This is an optimization exercise on Yosys and OpenROAD, whose aim is small area and a short achievable clock period, not a production implementation.
Function was checked by simulation only, so behaviour that the tests miss may differ from the original.

File: design/flow/config.mk
export PLATFORM = sky130hd
export DESIGN_NAME = vectoring_cordic
export DESIGN_NICKNAME = vectoring_cordic
export VERILOG_FILES = /design/flow/design.v
export SDC_FILE = /design/flow/constraint.sdc
export NUM_CORES = 4
export LEC_CHECK = 0
export CAP_MARGIN = 20
export CORE_MARGIN = 2
export CORE_UTILIZATION = 40
export SLEW_MARGIN = 20
File: design/flow/constraint.sdc
create_clock -name core_clock -period 4.0 [get_ports {clk}]
set_input_delay 0.8000 -clock core_clock [delete_from_list [all_inputs] [get_ports {clk}]]
set_output_delay 0.8000 -clock core_clock [all_outputs]
set_load 0.01 [all_outputs]
File: design/flow/design.v
`timescale 1ns / 1ps
module vectoring_cordic (clk, reset, X_i, Y_i, Z_i, X_O, Y_O, Z_O);
  input clk;
  input reset;
  input  signed [15:0] X_i;
  input  signed [15:0] Y_i;
  input  signed [15:0] Z_i;
  output signed [15:0] X_O;
  output signed [15:0] Y_O;
  output signed [15:0] Z_O;
wire signed [15:0] as_O_asx_w_st1, as_O_asy_w_st1, as_O_asz_w_st1, X_w_st1_st2, Y_w_st1_st2, Z_w_st1_st2;
wire signed [15:0] X_new, Y_new, Z_new;
mux_2to1 mux_x_st1(.in0(X_i), .in1(-X_i), .sel(X_i[15]), .out(X_new));
mux_2to1 mux_y_st1(.in0(Y_i), .in1(-Y_i), .sel(X_i[15]), .out(Y_new));
mux_2to1 mux_z_st1(.in0(Z_i), .in1(Z_i+16'h8000), .sel(X_i[15]), .out(Z_new));
add_sub asx_st1(.as_in1(X_new), .as_in2(Y_new), .as_control(Y_new[15]), .as_out(as_O_asx_w_st1));
reg16b  reg16bxout_st1(.reg_in(as_O_asx_w_st1), .reg_out(X_w_st1_st2), .clk(clk), .reset(reset));
add_sub asy_st1(.as_in1(Y_new), .as_in2(X_new), .as_control(~Y_new[15]), .as_out(as_O_asy_w_st1));
reg16b  reg16byout_st1(.reg_in(as_O_asy_w_st1), .reg_out(Y_w_st1_st2), .clk(clk), .reset(reset));
add_sub asz_st1(.as_in1(Z_new), .as_in2(16'h2000), .as_control(Y_new[15]), .as_out(as_O_asz_w_st1));
reg16b  reg16bzout_st1(.reg_in(as_O_asz_w_st1), .reg_out(Z_w_st1_st2), .clk(clk), .reset(reset));
wire signed [15:0] as_O_asx_w_st2, as_O_asy_w_st2, as_O_asz_w_st2, X_w_st2_st3, Y_w_st2_st3, Z_w_st2_st3;
add_sub asx_st2(.as_in1(X_w_st1_st2), .as_in2(Y_w_st1_st2 >>> 1), .as_control(Y_w_st1_st2[15]), .as_out(as_O_asx_w_st2));
reg16b  reg16bxout_st2(.reg_in(as_O_asx_w_st2), .reg_out(X_w_st2_st3), .clk(clk), .reset(reset));
add_sub asy_st2(.as_in1(Y_w_st1_st2), .as_in2(X_w_st1_st2 >>> 1), .as_control(~Y_w_st1_st2[15]), .as_out(as_O_asy_w_st2));
reg16b  reg16byout_st2(.reg_in(as_O_asy_w_st2), .reg_out(Y_w_st2_st3), .clk(clk), .reset(reset));
add_sub asz_st2(.as_in1(Z_w_st1_st2), .as_in2(16'h12E4), .as_control(Y_w_st1_st2[15]), .as_out(as_O_asz_w_st2));
reg16b  reg16bzout_st2(.reg_in(as_O_asz_w_st2), .reg_out(Z_w_st2_st3), .clk(clk), .reset(reset));
wire signed [15:0] as_O_asx_w_st3, as_O_asy_w_st3, as_O_asz_w_st3, X_w_st3_st4, Y_w_st3_st4, Z_w_st3_st4;
add_sub asx_st3(.as_in1(X_w_st2_st3), .as_in2(Y_w_st2_st3 >>> 2), .as_control(Y_w_st2_st3[15]), .as_out(as_O_asx_w_st3));
reg16b  reg16bxout_st3(.reg_in(as_O_asx_w_st3), .reg_out(X_w_st3_st4), .clk(clk), .reset(reset));
add_sub asy_st3(.as_in1(Y_w_st2_st3), .as_in2(X_w_st2_st3 >>> 2), .as_control(~Y_w_st2_st3[15]), .as_out(as_O_asy_w_st3));
reg16b  reg16byout_st3(.reg_in(as_O_asy_w_st3), .reg_out(Y_w_st3_st4), .clk(clk), .reset(reset));
add_sub asz_st3(.as_in1(Z_w_st2_st3), .as_in2(16'h09FB), .as_control(Y_w_st2_st3[15]), .as_out(as_O_asz_w_st3));
reg16b  reg16bzout_st3(.reg_in(as_O_asz_w_st3), .reg_out(Z_w_st3_st4), .clk(clk), .reset(reset));
wire signed [15:0] as_O_asx_w_st4, as_O_asy_w_st4, as_O_asz_w_st4, X_w_st4_st5, Y_w_st4_st5, Z_w_st4_st5;
add_sub asx_st4(.as_in1(X_w_st3_st4), .as_in2(Y_w_st3_st4 >>> 3), .as_control(Y_w_st3_st4[15]), .as_out(as_O_asx_w_st4));
reg16b  reg16bxout_st4(.reg_in(as_O_asx_w_st4), .reg_out(X_w_st4_st5), .clk(clk), .reset(reset));
add_sub asy_st4(.as_in1(Y_w_st3_st4), .as_in2(X_w_st3_st4 >>> 3), .as_control(~Y_w_st3_st4[15]), .as_out(as_O_asy_w_st4));
reg16b  reg16byout_st4(.reg_in(as_O_asy_w_st4), .reg_out(Y_w_st4_st5), .clk(clk), .reset(reset));
add_sub asz_st4(.as_in1(Z_w_st3_st4), .as_in2(16'h0511), .as_control(Y_w_st3_st4[15]), .as_out(as_O_asz_w_st4));
reg16b  reg16bzout_st4(.reg_in(as_O_asz_w_st4), .reg_out(Z_w_st4_st5), .clk(clk), .reset(reset));
wire signed [15:0] as_O_asx_w_st5, as_O_asy_w_st5, as_O_asz_w_st5, X_w_st5_st6, Y_w_st5_st6, Z_w_st5_st6;
add_sub asx_st5(.as_in1(X_w_st4_st5), .as_in2(Y_w_st4_st5 >>> 4), .as_control(Y_w_st4_st5[15]), .as_out(as_O_asx_w_st5));
reg16b  reg16bxout_st5(.reg_in(as_O_asx_w_st5), .reg_out(X_w_st5_st6), .clk(clk), .reset(reset));
add_sub asy_st5(.as_in1(Y_w_st4_st5), .as_in2(X_w_st4_st5 >>> 4), .as_control(~Y_w_st4_st5[15]), .as_out(as_O_asy_w_st5));
reg16b  reg16byout_st5(.reg_in(as_O_asy_w_st5), .reg_out(Y_w_st5_st6), .clk(clk), .reset(reset));
add_sub asz_st5(.as_in1(Z_w_st4_st5), .as_in2(16'h028B), .as_control(Y_w_st4_st5[15]), .as_out(as_O_asz_w_st5));
reg16b  reg16bzout_st5(.reg_in(as_O_asz_w_st5), .reg_out(Z_w_st5_st6), .clk(clk), .reset(reset));
wire signed [15:0] as_O_asx_w_st6, as_O_asy_w_st6, as_O_asz_w_st6, X_w_st6_st7, Y_w_st6_st7, Z_w_st6_st7;
add_sub asx_st6(.as_in1(X_w_st5_st6), .as_in2(Y_w_st5_st6 >>> 5), .as_control(Y_w_st5_st6[15]), .as_out(as_O_asx_w_st6));
reg16b  reg16bxout_st6(.reg_in(as_O_asx_w_st6), .reg_out(X_w_st6_st7), .clk(clk), .reset(reset));
add_sub asy_st6(.as_in1(Y_w_st5_st6), .as_in2(X_w_st5_st6 >>> 5), .as_control(~Y_w_st5_st6[15]), .as_out(as_O_asy_w_st6));
reg16b  reg16byout_st6(.reg_in(as_O_asy_w_st6), .reg_out(Y_w_st6_st7), .clk(clk), .reset(reset));
add_sub asz_st6(.as_in1(Z_w_st5_st6), .as_in2(16'h0146), .as_control(Y_w_st5_st6[15]), .as_out(as_O_asz_w_st6));
reg16b  reg16bzout_st6(.reg_in(as_O_asz_w_st6), .reg_out(Z_w_st6_st7), .clk(clk), .reset(reset));
wire signed [15:0] as_O_asx_w_st7, as_O_asy_w_st7, as_O_asz_w_st7, X_w_st7_st8, Y_w_st7_st8, Z_w_st7_st8;
add_sub asx_st7(.as_in1(X_w_st6_st7), .as_in2(Y_w_st6_st7 >>> 6), .as_control(Y_w_st6_st7[15]), .as_out(as_O_asx_w_st7));
reg16b  reg16bxout_st7(.reg_in(as_O_asx_w_st7), .reg_out(X_w_st7_st8), .clk(clk), .reset(reset));
add_sub asy_st7(.as_in1(Y_w_st6_st7), .as_in2(X_w_st6_st7 >>> 6), .as_control(~Y_w_st6_st7[15]), .as_out(as_O_asy_w_st7));
reg16b  reg16byout_st7(.reg_in(as_O_asy_w_st7), .reg_out(Y_w_st7_st8), .clk(clk), .reset(reset));
add_sub asz_st7(.as_in1(Z_w_st6_st7), .as_in2(16'h00A3), .as_control(Y_w_st6_st7[15]), .as_out(as_O_asz_w_st7));
reg16b  reg16bzout_st7(.reg_in(as_O_asz_w_st7), .reg_out(Z_w_st7_st8), .clk(clk), .reset(reset));
wire signed [15:0] as_O_asx_w_st8, as_O_asy_w_st8, as_O_asz_w_st8, X_w_st8_st9, Y_w_st8_st9, Z_w_st8_st9;
add_sub asx_st8(.as_in1(X_w_st7_st8), .as_in2(Y_w_st7_st8 >>> 7), .as_control(Y_w_st7_st8[15]), .as_out(as_O_asx_w_st8));
reg16b  reg16bxout_st8(.reg_in(as_O_asx_w_st8), .reg_out(X_w_st8_st9), .clk(clk), .reset(reset));
add_sub asy_st8(.as_in1(Y_w_st7_st8), .as_in2(X_w_st7_st8 >>> 7), .as_control(~Y_w_st7_st8[15]), .as_out(as_O_asy_w_st8));
reg16b  reg16byout_st8(.reg_in(as_O_asy_w_st8), .reg_out(Y_w_st8_st9), .clk(clk), .reset(reset));
add_sub asz_st8(.as_in1(Z_w_st7_st8), .as_in2(16'h0051), .as_control(Y_w_st7_st8[15]), .as_out(as_O_asz_w_st8));
reg16b  reg16bzout_st8(.reg_in(as_O_asz_w_st8), .reg_out(Z_w_st8_st9), .clk(clk), .reset(reset));
wire signed [15:0] as_O_asx_w_st9, as_O_asy_w_st9, as_O_asz_w_st9, X_w_st9_st10, Y_w_st9_st10, Z_w_st9_st10;
add_sub asx_st9(.as_in1(X_w_st8_st9), .as_in2(Y_w_st8_st9 >>> 8), .as_control(Y_w_st8_st9[15]), .as_out(as_O_asx_w_st9));
reg16b  reg16bxout_st9(.reg_in(as_O_asx_w_st9), .reg_out(X_w_st9_st10), .clk(clk), .reset(reset));
add_sub asy_st9(.as_in1(Y_w_st8_st9), .as_in2(X_w_st8_st9 >>> 8), .as_control(~Y_w_st8_st9[15]), .as_out(as_O_asy_w_st9));
reg16b  reg16byout_st9(.reg_in(as_O_asy_w_st9), .reg_out(Y_w_st9_st10), .clk(clk), .reset(reset));
add_sub asz_st9(.as_in1(Z_w_st8_st9), .as_in2(16'h0029), .as_control(Y_w_st8_st9[15]), .as_out(as_O_asz_w_st9));
reg16b  reg16bzout_st9(.reg_in(as_O_asz_w_st9), .reg_out(Z_w_st9_st10), .clk(clk), .reset(reset));
wire signed [15:0] as_O_asx_w_st10, as_O_asy_w_st10, as_O_asz_w_st10, X_w_st10_st11, Y_w_st10_st11, Z_w_st10_st11;
add_sub asx_st10(.as_in1(X_w_st9_st10), .as_in2(Y_w_st9_st10 >>> 9), .as_control(Y_w_st9_st10[15]), .as_out(as_O_asx_w_st10));
reg16b  reg16bxout_st10(.reg_in(as_O_asx_w_st10), .reg_out(X_w_st10_st11), .clk(clk), .reset(reset));
add_sub asy_st10(.as_in1(Y_w_st9_st10), .as_in2(X_w_st9_st10 >>> 9), .as_control(~Y_w_st9_st10[15]), .as_out(as_O_asy_w_st10));
reg16b  reg16byout_st10(.reg_in(as_O_asy_w_st10), .reg_out(Y_w_st10_st11), .clk(clk), .reset(reset));
add_sub asz_st10(.as_in1(Z_w_st9_st10), .as_in2(16'h0014), .as_control(Y_w_st9_st10[15]), .as_out(as_O_asz_w_st10));
reg16b  reg16bzout_st10(.reg_in(as_O_asz_w_st10), .reg_out(Z_w_st10_st11), .clk(clk), .reset(reset));
wire signed [15:0] as_O_asx_w_st11, as_O_asy_w_st11, as_O_asz_w_st11, X_w_st11_st12, Y_w_st11_st12, Z_w_st11_st12;
add_sub asx_st11(.as_in1(X_w_st10_st11), .as_in2(Y_w_st10_st11 >>> 10), .as_control(Y_w_st10_st11[15]), .as_out(as_O_asx_w_st11));
reg16b  reg16bxout_st11(.reg_in(as_O_asx_w_st11), .reg_out(X_w_st11_st12), .clk(clk), .reset(reset));
add_sub asy_st11(.as_in1(Y_w_st10_st11), .as_in2(X_w_st10_st11 >>> 10), .as_control(~Y_w_st10_st11[15]), .as_out(as_O_asy_w_st11));
reg16b  reg16byout_st11(.reg_in(as_O_asy_w_st11), .reg_out(Y_w_st11_st12), .clk(clk), .reset(reset));
add_sub asz_st11(.as_in1(Z_w_st10_st11), .as_in2(16'h000A), .as_control(Y_w_st10_st11[15]), .as_out(as_O_asz_w_st11));
reg16b  reg16bzout_st11(.reg_in(as_O_asz_w_st11), .reg_out(Z_w_st11_st12), .clk(clk), .reset(reset));
wire signed [15:0] as_O_asx_w_st12, as_O_asy_w_st12, as_O_asz_w_st12, X_w_st12_st13, Y_w_st12_st13, Z_w_st12_st13;
add_sub asx_st12(.as_in1(X_w_st11_st12), .as_in2(Y_w_st11_st12 >>> 11), .as_control(Y_w_st11_st12[15]), .as_out(as_O_asx_w_st12));
reg16b  reg16bxout_st12(.reg_in(as_O_asx_w_st12), .reg_out(X_w_st12_st13), .clk(clk), .reset(reset));
add_sub asy_st12(.as_in1(Y_w_st11_st12), .as_in2(X_w_st11_st12 >>> 11), .as_control(~Y_w_st11_st12[15]), .as_out(as_O_asy_w_st12));
reg16b  reg16byout_st12(.reg_in(as_O_asy_w_st12), .reg_out(Y_w_st12_st13), .clk(clk), .reset(reset));
add_sub asz_st12(.as_in1(Z_w_st11_st12), .as_in2(16'h0005), .as_control(Y_w_st11_st12[15]), .as_out(as_O_asz_w_st12));
reg16b  reg16bzout_st12(.reg_in(as_O_asz_w_st12), .reg_out(Z_w_st12_st13), .clk(clk), .reset(reset));
wire signed [15:0] as_O_asx_w_st13, as_O_asy_w_st13, as_O_asz_w_st13, X_w_st13_st14, Y_w_st13_st14, Z_w_st13_st14;
add_sub asx_st13(.as_in1(X_w_st12_st13), .as_in2(Y_w_st12_st13 >>> 12), .as_control(Y_w_st12_st13[15]), .as_out(as_O_asx_w_st13));
reg16b  reg16bxout_st13(.reg_in(as_O_asx_w_st13), .reg_out(X_w_st13_st14), .clk(clk), .reset(reset));
add_sub asy_st13(.as_in1(Y_w_st12_st13), .as_in2(X_w_st12_st13 >>> 12), .as_control(~Y_w_st12_st13[15]), .as_out(as_O_asy_w_st13));
reg16b  reg16byout_st13(.reg_in(as_O_asy_w_st13), .reg_out(Y_w_st13_st14), .clk(clk), .reset(reset));
add_sub asz_st13(.as_in1(Z_w_st12_st13), .as_in2(16'h0003), .as_control(Y_w_st12_st13[15]), .as_out(as_O_asz_w_st13));
reg16b  reg16bzout_st13(.reg_in(as_O_asz_w_st13), .reg_out(Z_w_st13_st14), .clk(clk), .reset(reset));
wire signed [15:0] as_O_asx_w_st14, as_O_asy_w_st14, as_O_asz_w_st14, X_w_st14_st15, Y_w_st14_st15, Z_w_st14_st15;
add_sub asx_st14(.as_in1(X_w_st13_st14), .as_in2(Y_w_st13_st14 >>> 13), .as_control(Y_w_st13_st14[15]), .as_out(as_O_asx_w_st14));
reg16b  reg16bxout_st14(.reg_in(as_O_asx_w_st14), .reg_out(X_w_st14_st15), .clk(clk), .reset(reset));
add_sub asy_st14(.as_in1(Y_w_st13_st14), .as_in2(X_w_st13_st14 >>> 13), .as_control(~Y_w_st13_st14[15]), .as_out(as_O_asy_w_st14));
reg16b  reg16byout_st14(.reg_in(as_O_asy_w_st14), .reg_out(Y_w_st14_st15), .clk(clk), .reset(reset));
add_sub asz_st14(.as_in1(Z_w_st13_st14), .as_in2(16'h0001), .as_control(Y_w_st13_st14[15]), .as_out(as_O_asz_w_st14));
reg16b  reg16bzout_st14(.reg_in(as_O_asz_w_st14), .reg_out(Z_w_st14_st15), .clk(clk), .reset(reset));
wire signed [15:0] as_O_asx_w_st15, as_O_asy_w_st15, as_O_asz_w_st15, X_w_st15_st16, Y_w_st15_st16, Z_w_st15_st16;
add_sub asx_st15(.as_in1(X_w_st14_st15), .as_in2(Y_w_st14_st15 >>> 14), .as_control(Y_w_st14_st15[15]), .as_out(as_O_asx_w_st15));
reg16b  reg16bxout_st15(.reg_in(as_O_asx_w_st15), .reg_out(X_w_st15_st16), .clk(clk), .reset(reset));
add_sub asy_st15(.as_in1(Y_w_st14_st15), .as_in2(X_w_st14_st15 >>> 14), .as_control(~Y_w_st14_st15[15]), .as_out(as_O_asy_w_st15));
reg16b  reg16byout_st15(.reg_in(as_O_asy_w_st15), .reg_out(Y_w_st15_st16), .clk(clk), .reset(reset));
add_sub asz_st15(.as_in1(Z_w_st14_st15), .as_in2(16'h0001), .as_control(Y_w_st14_st15[15]), .as_out(as_O_asz_w_st15));
reg16b  reg16bzout_st15(.reg_in(as_O_asz_w_st15), .reg_out(Z_w_st15_st16), .clk(clk), .reset(reset));
wire signed [15:0] as_O_asx_w_st16, as_O_asy_w_st16, as_O_asz_w_st16, X_w_st16_st17, Y_w_st16_st17, Z_w_st16_st17;
add_sub asx_st16(.as_in1(X_w_st15_st16), .as_in2(Y_w_st15_st16 >>> 15), .as_control(Y_w_st15_st16[15]), .as_out(as_O_asx_w_st16));
reg16b  reg16bxout_st16(.reg_in(as_O_asx_w_st16), .reg_out(X_O), .clk(clk), .reset(reset));
add_sub asy_st16(.as_in1(Y_w_st15_st16), .as_in2(X_w_st15_st16 >>> 15), .as_control(~Y_w_st15_st16[15]), .as_out(as_O_asy_w_st16));
reg16b  reg16byout_st16(.reg_in(as_O_asy_w_st16), .reg_out(Y_O), .clk(clk), .reset(reset));
add_sub asz_st16(.as_in1(Z_w_st15_st16), .as_in2(16'h0000), .as_control(Y_w_st15_st16[15]), .as_out(as_O_asz_w_st16));
reg16b  reg16bzout_st16(.reg_in(as_O_asz_w_st16), .reg_out(Z_O), .clk(clk), .reset(reset));
endmodule
module reg16b(reg_in, reg_out, clk, reset);
input clk, reset;
input signed [15:0] reg_in;
output reg signed [15:0] reg_out;
always @(posedge clk)
begin
    if (reset)
      reg_out <= 16'sd0;
    else
      reg_out <= reg_in;     
end
endmodule  
module add_sub(as_in1, as_in2,as_control, as_out);
input signed [15:0] as_in1, as_in2;
input as_control;
output reg signed [15:0] as_out;
always @(*)
begin
  if (as_control)
    as_out = as_in1 - as_in2;
  else
    as_out = as_in1 + as_in2;
end
endmodule
module mux_2to1(in0, in1, sel, out);
input signed [15:0] in0, in1;
input sel;
output reg signed [15:0] out;
always @(*)
begin
    if(sel)
        out = in1;
    else
        out = in0;
end
endmodule
module dff(in, out, clk, reset);
input in, clk, reset;
output reg out;
always @(posedge clk)
    begin
        if(reset)
            out <= 0;
        else
            out <= in;
    end
endmodule
File: design/flow/run.sh
#!/bin/bash
# synth_recipe.tcl (not shown) runs the flow's synth.tcl, then flattens the netlist and writes it again
# the make line also repeats each setting of config.mk as NAME=value (left out here)
make -C /OpenROAD-flow-scripts/flow DESIGN_CONFIG=/design/flow/config.mk WORK_HOME=/design/flow/orfs CLKGATE_MAP_FILE= SYNTH_SCRIPT=/design/flow/synth_recipe.tcl finish
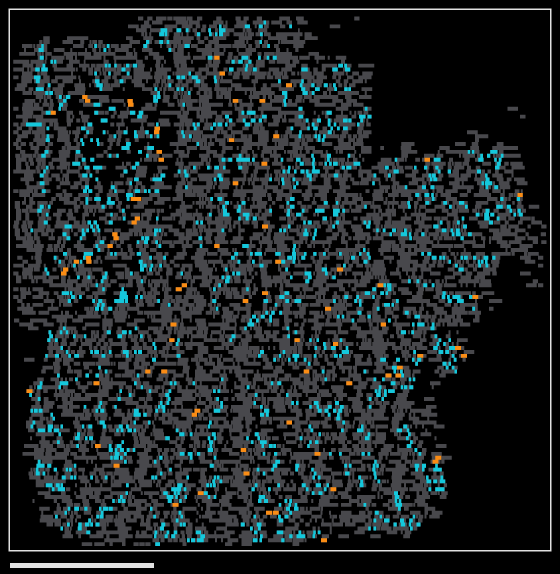
**Above:** logic cells by family.
The bar under the picture is 100 um long.
colour	family	cells	most used
orange	mux cells	76	mux2i_1
cyan	aoi and oai cells	1230	a21oi_1
most common cell after layout, fill and taps aside: nor2_1
Final Instance Count excl. Fillers: 8694

==> flow_summary_export.csv <==
group,metric,value,unit
sta,layout_min_cycle_time,3880,ps
logic_synthesis,ys_ff_latch,767,
sta,slew_headroom,43.7,%
global_routing,grt_pass1_vias,44500,
global_routing,grt.busiest_layer,"met2",
logic_synthesis,synth_ff_type,"dfxtp_1",
global_routing,use_met2,31.4,%
die,row_count,135,
run,maxCapViolations,0,
clock_network,cts_tree,"built",
run_status,status,"no timing/DRC/antenna violations",
sta,whs,437,ps
global_routing,met3_usage,2.03,%
logic_synthesis,synth.distinct_cells,77,
die,boundaryPins,98,
clock_network,cts.sinks,767,
worst_setup_path,cp.required,4600,ps
routing,viasPerCell,5.32,
final_layout,final_layout_size_suffix_gt1_share,6.84,%
logic_synthesis,synthTopCellsByArea,"dfxtp_1 28%, ha_1 17%, nor2_1 6.7%",
placed_design,port_buffers,97,
die,die_w,374,um
worst_setup_path,startpoint_type,"input pin",
logic_synthesis,yosysSeqAreaShare,28.0,%
routing,drt-met1-wl,72300,um
placed_design,dpl_cell_area,59300,um^2
placed_design,post-place-ws,-763,ps
placed_design,gp_congestion,0.917,
clock_network,h-tree-depth,3,
final_layout,final_core_util,46.2,%
worst_setup_path,critPathBufInv,3,
clock_network,root_buffer,"clkbuf_16",
routing,drcViolationCount,0,
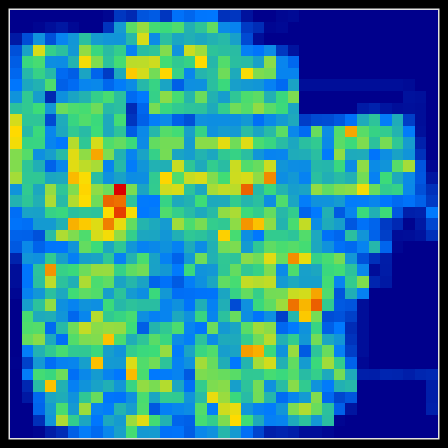
**Above:** wire density map.
37 x 37 tiles, from dark blue (low) to red (high), scaled to the fullest tile. Values are wire area over tile area, all layers added.
tiles over half the peak	23%
fullest tile	0.48
emptiest ninth of the die	upper right
Via Count: 46300
Routed WL: 142000 um
WL per Instance: 16.3 um
Global Route Usage Sum: 19.9%

-- logic make-up (layout without fill, tap and decap cells) --
| family | Yosys count | count (layout) | synth area share, % |
|---|---|---|---|
| xor gates and xnor gates | 735 | 735 | 11.7 |
| buffers and inverters | 498 | 836 | 3.44 |
| and+or+nand+nor | 2092 | 2092 | 18.0 |
| other | 0 | 2 | 0 |
| muxes | 76 | 76 | 1.47 |
| DFF | 767 | 767 | 28.0 |
| AOI/OAI and AO/OA | 1627 | 1627 | 19.0 |
| adders and majority gates | 778 | 778 | 18.4 |
-- repair_timing --
item,in CTS,in global routing
pin swaps,0,8
buffers inserted,0,3
setup endpoints to repair,2,10
resized for setup,2,28
-- worst paths after layout --
path                                                  start  cells past startpoint                          end  slack, ps
worst max-delay path                                 Y_i[4]                     14   reg16byout_st1.reg_out[14]        120
worst min-delay path            reg16bzout_st15.reg_out[13]                      1  reg16bzout_st16.reg_out[13]        440
worst max register to register  reg16bxout_st12.reg_out[12]                     12  reg16byout_st13.reg_out[14]        290
worst min register to register  reg16bzout_st15.reg_out[13]                      1  reg16bzout_st16.reg_out[13]        440
-- layout make-up --
class                           instances  area [um^2]  share of cell area (%)
Clock buffer                          126         2620                    4.17
Inverter                              348         1310                    2.08
Antenna cell                            2         5.00                 0.00798
Clock inverter                         37          654                    1.04
Sequential cell                       767        15400                    24.5
Timing Repair Buffer                  325         2780                    4.42
Multi-Input combinational cell       5308        37800                    60.3
Tap cell                             1781         2230                    3.55
-- synth_stat cells, types with 40 or more instances --
| cell type | count |
|---|---|
| inv_1 | 344 |
| mux2i_1 | 40 |
| a21oi_1 | 499 |
| nand2_1 | 228 |
| nor3_1 | 214 |
| ha_1 | 730 |
| o21ai_0 | 287 |
| clkbuf_1 | 129 |
| o21a_1 | 90 |
| dfxtp_1 | 767 |
| a21o_1 | 233 |
| a211oi_1 | 40 |
| o21bai_1 | 77 |
| a21boi_0 | 41 |
| a31oi_1 | 68 |
| xor2_1 | 317 |
| or3_1 | 67 |
| fa_1 | 48 |
| xnor2_1 | 417 |
| nand3_1 | 65 |
| o31ai_1 | 56 |
| nor2b_1 | 197 |
| and3_1 | 52 |
| nand2b_1 | 96 |
| nor2_1 | 978 |

-- separate check: timing with driven ports --
No port has a modelled driver above. Below, the same layout with a new extraction and two added sets of constraints. Step 1 (the two cells are an assumption about what drives the block):
set clk [get_ports {clk}]
set_driving_cell -lib_cell sky130_fd_sc_hd__clkbuf_16 $clk
set_driving_cell -lib_cell sky130_fd_sc_hd__buf_2 [delete_from_list [all_inputs] $clk]
Step 2 adds t to the input delays and takes it off the output delays; t is the mean of the earliest and latest rising clock arrival at the registers after step 1. Input paths then give back, and output paths get back, about the clock's delay inside the block. Three values: ideal, step 1, step 2; two values: the first two.
t (ns): 0.762
setup slack, ns: 0.116 / 0.173 / -0.590
worst setup path at the end: input to register
cell pins on the clock port's net: 1
With both steps, setup timing fails in this run, where it was met with ideal ports. For this run, drivers alone change the setup slack by +0.057 ns; drivers and shift together by -0.706 ns.
